What follows belongs to an exercise in optimizing a design on an open flow for small area and a short achievable clock period; a production flow would make more cautious choices.
The RTL was checked by simulation tests, not by an equivalence proof against the original design.

$ cat flow/run.sh
#!/bin/bash
# synth_recipe.tcl (not shown) runs the flow's synth.tcl, then flattens the netlist and writes it again
# the make line also repeats each setting of config.mk as NAME=value (left out here)
make -C /OpenROAD-flow-scripts/flow DESIGN_CONFIG=/design/flow/config.mk WORK_HOME=/design/flow/orfs CLKGATE_MAP_FILE= SYNTH_SCRIPT=/design/flow/synth_recipe.tcl finish
$ cat flow/config.mk
export PLATFORM = sky130hd
export DESIGN_NAME = param_exp_pipe
export DESIGN_NICKNAME = param_exp_pipe
export VERILOG_FILES = /design/flow/design.v
export SDC_FILE = /design/flow/constraint.sdc
export NUM_CORES = 4
export LEC_CHECK = 0
export CAP_MARGIN = 20
export CORE_MARGIN = 2
export CORE_UTILIZATION = 40
export SLEW_MARGIN = 20
$ cat flow/constraint.sdc
create_clock -name core_clock -period 9.0 [get_ports {clk}]
set_input_delay 1.8000 -clock core_clock [delete_from_list [all_inputs] [get_ports {clk}]]
set_output_delay 1.8000 -clock core_clock [all_outputs]
set_load 0.01 [all_outputs]
$ cat flow/design.v
`timescale 1ns/1ps
module param_exp_pipe #( 
  parameter
  LATENCY = 3,
  MAX_INPUT_VALUE = 99  
)(
  input clk, rst_n,
  input [6:0] i_data,  
  input i_valid,       
  output o_valid,      
  output [63:0] o_data  
);
  wire [63:0] pow [0:LATENCY-1]; 
  reg  [63:0] r_pow [0:LATENCY-1];
  reg  [LATENCY-1:0]  r_valid;
  assign o_valid = r_valid[LATENCY-1];
  assign o_data  = r_pow[LATENCY-1];
  always@(posedge clk or negedge rst_n) begin
    if(!rst_n) begin
      r_valid <= {LATENCY{1'b0}};
    end else
      r_valid <= {r_valid [LATENCY-2:0],i_valid};
  end
  assign pow[0] = i_data*i_data;  
  genvar i;
  generate 
    for(i=1;i<LATENCY;i=i+1) begin : pow_gen
      assign pow[i] = r_pow[i-1] * r_pow[i-1];
    end
  endgenerate
  integer j,k;
  always@(posedge clk or negedge rst_n) begin
    if(!rst_n) begin
      for(j=0; j<LATENCY; j=j+1)
        r_pow[j] <= 'b0;
    end else begin
      for(k=0; k<LATENCY; k=k+1)
        r_pow[k] <= pow[k];
    end
  end
endmodule
==> notes.md <==
Run status
The flow ran to the end and the layout has no timing, DRC or antenna violations.

Clock tree
The number of clock buffers inserted by TritonCTS is 9. The depth of the CTS H-tree is 3. The TritonCTS clock tree is yes. The clock tree root driver cell is clkbuf_16. For this design, the sink count on the clock tree is 99. The setup fix buffers added after clock tree synthesis is 0.

Synthesis
The largest total area in the synthesized netlist belongs to fa_1. The number of synthesized register bits is 99. In this run, synthesis inferred 0 flip-flops with an integrated enable. The synthesized netlist occupies a cell area of 0.0307 sq mm. The fraction of synthesized cell area in xor and xnor cells is 2.91%. Synthesis instantiated 57 different standard cells from the library. Sequential elements use between 8 and 9% of the synthesized area.

The post-synthesis share of cell area spent on full adders, half adders and majority gates is 60.8%. The proportion of synthesized flip-flops having asynchronous set or reset is 100%. The fraction of the mapped netlist area in compound gates is 5.14%.

The dominant synthesized flop cell is dfrtp_1. The total number of yosys warnings is 2.

Die
The total die area is 0.0791 sq mm. Measured along the y axis, the die boundary spans 281 um.

Layout
The layout-stage area growth over the synthesis result is 7.28%.

Routing
The pre-antenna-repair detailed-routing pass consisted of 6 iterations. The routed layout has 20.8k vias. The starting DRC count in detailed routing is 765.

Worst setup path
The worst register-to-register path begins at r_pow[1][12]$_DFF_PN0_. Measured in cells, the most critical reg-to-reg path has a length of 28. The critical path's most frequent cell is fa_1.

The largest stage delay on the critical path is about 0.54 ns. The maximum fanout count along the critical path is 9.

GRT
The via count of the first global-routing pass came to 22.3k. For this run, global-route usage on met2 was measured as between 30% and 40%. The first global-routing pass estimated 114000 um of wire.

In the global route stage, met3 resource usage came out at between 2 and 2.5%.

Run
The tool flagged a number of max-cap violations equal to 0.

Min path
The startpoint identified for the worst hold timing path is r_valid[1]$_DFF_PN0_. The path with the worst hold slack has its endpoint at r_valid[2]$_DFF_PN0_.

STA
The share of the cycle needed by the critical path after routing is 95.2%. Setup violations remaining at the end of the flow were counted as 0. On the final layout, the worst clock skew is 0.0184 ns. The final-layout setup total negative slack is 0 ns. The headroom to the max-slew limit is 44.9%. The number of pins exceeding their max-slew limit in the final report was 0.

Placed design
At the end of routability-driven placement, the weighted congestion stood at between 0.8 and 0.9. The placed instance count is 4304.
logic make-up (layout without fill, tap and decap cells):
family	Yosys count	in the layout
AO/OA/AOI/OAI	250	250
XOR/XNOR	102	102
adder cells (fa/ha/maj)	1126	1126
buffers and inverters	1020	1051
flip-flops	99	99
multiplexers	4	4
other	1	7
AND/OR/NAND/NOR	651	651
worst max path at each step:
stage / start / endpoint / slack, ns / depth (start not counted)
global placement: r_pow[1][6]$_DFF_PN0_ / r_pow[2][59]$_DFF_PN0_ / 0.26 / 27
global route: r_pow[1][12]$_DFF_PN0_ / r_pow[2][44]$_DFF_PN0_ / 0.03 / 28
CTS: r_pow[1][5]$_DFF_PN0_ / r_pow[2][59]$_DFF_PN0_ / 0.10 / 27
floorplan: r_pow[1][6]$_DFF_PN0_ / r_pow[2][44]$_DFF_PN0_ / 1.02 / 29
detailed placement: r_pow[1][6]$_DFF_PN0_ / r_pow[2][59]$_DFF_PN0_ / 0.10 / 27
finish: r_pow[1][12]$_DFF_PN0_ / r_pow[2][44]$_DFF_PN0_ / 0.43 / 28
registers in the layout, summed over array words and instances, names as in the netlist:
name and cells:
r_valid 3, r_pow 96
layer usage:
| metal | up-vias | wire length [um] |
|---|---|---|
| met2 | 305 | 35400 |
| li1 | 9807 | - |
| met1 | 10600 | 29500 |
| met3 | 78 | 2310 |
| met4 | 2 | 1600 |
| met5 | - | 13 |
metrics by stage:
stage               setup slack, ns  hold WS (ns)  area [sq um]  utilization, %
global placement              0.259         0.359         32700            43.0
CTS                           0.104         0.376         33000            43.3
global route                 0.0274         0.395         33000            43.4
finish                        0.434         0.370         33000            43.4
floorplan                      1.02         0.331         30800               -
detailed placement            0.105         0.341         32700            43.0
timing repair:
action,CTS,global route
endpoints found under the setup margin,0,9
hold buffers,0,0
resized for setup,0,5
critical path: cells and delay by family, from the launching register on:
| family | cells | cell delay [ns] |
|---|---|---|
| adder cells (fa/ha/maj) | 11 | 4.88 |
| AO/OA/AOI/OAI | 6 | 1.71 |
| buffers and inverters | 7 | 0.68 |
| AND/OR/NAND/NOR | 3 | 0.68 |
| flip-flops | 1 | 0.36 |
| XOR/XNOR | 1 | 0.14 |
cell usage in the layout, fill, tap and decap left out, drive strengths merged, types with 8 or more instances in the layout:
cell type	netlist	routed
or3	8	8
ha	511	511
clkbuf	90	10
nor3	17	17
nand2b	10	10
and3	16	16
clkdlybuf4s50	0	66
xor2	25	25
buf	10	49
inv	915	918
o21ai	38	38
or2	8	8
and2	188	188
nand4	19	19
nor2b	16	16
o21bai	23	23
a21o	29	29
nand3	17	17
fa	615	615
xnor2	77	77
nand2	248	248
a21oi	97	97
dfrtp	99	99
nor2	94	94
o21a	12	12
final cells by class:
cell class | instances | area, sq um
inverter | 920 | 3450
tap | 1030 | 1290
fill | 7624 | 43100
clock inverter | 6 | 56.3
clock buffer | 10 | 229
multi-input combinational | 2140 | 24500
sequential | 99 | 2480
timing repair buffer | 115 | 1030
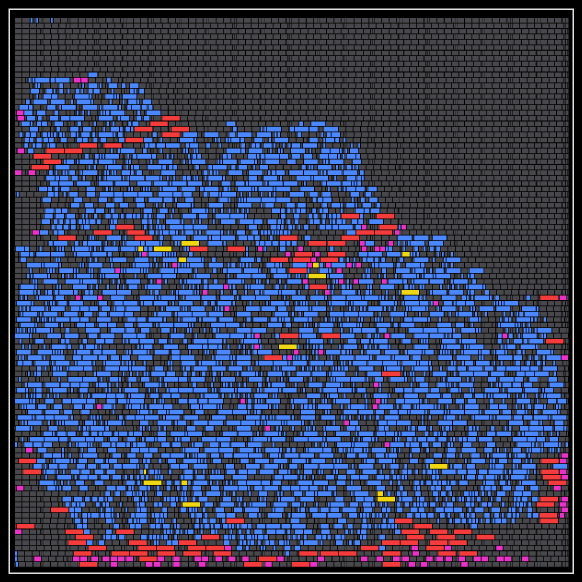
**Above:** cells coloured by class.
(2 px per um) Fill, decap, tap and diode cells in grey.
Key: clock drivers and dummy loads = yellow [cells 16]; all other logic = blue [cells 3060]; other buffers and delay cells = magenta [cells 115]; flip-flops = red [cells 99]
area of all placed cells without fillers: 0.0330 sq mm
sequential share of cell area: 7.52%
Core Footprint: 0.0761 sq mm
final core utilization: 43.4%

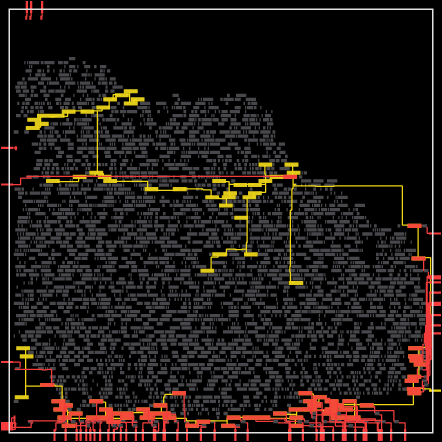
**Above:** port wiring.
(1.5 px per um)
Key: `rst_n` = yellow [bits 1, direction input, edge east, end cells 99, buffers 2, wire 1150 um]; `o_data` = red [bits 64, direction output, edge 44 south, 10 east, 7 west, 3 north, end cells 64, buffers 57, wire 1660 um]
input/output buffers: 67
IO Count: 75

[re-timing with driven ports]
In the flow no input, the clock included, has a driving cell. The finished layout below was timed again as built, in two steps. Step 1: set_driving_cell puts a clkbuf_16 on clk and a buf_2 on each other input, an assumption about the parent block. Step 2 moves the port delays by t, midway between the first and last clock arrival at a register: inputs arrive t later, outputs are due t later. That takes back most of the time a late clock gives input paths. a / b / c = no drivers / after step 1 / after step 2; a / b = the first two.
shift t [ns]: 0.457
setup WS [ns]: 0.434 / 0.434 / 0.434
worst hold slack (ns): 0.370 / 0.370 / 0.370
worst register clock-pin slew, ns: 0.09 / 0.09
pins driven straight from the clock port: 1
After both steps this run still meets setup and hold. For this run, drivers alone change the setup slack by 0.000 ns; drivers and shift together by 0.000 ns.
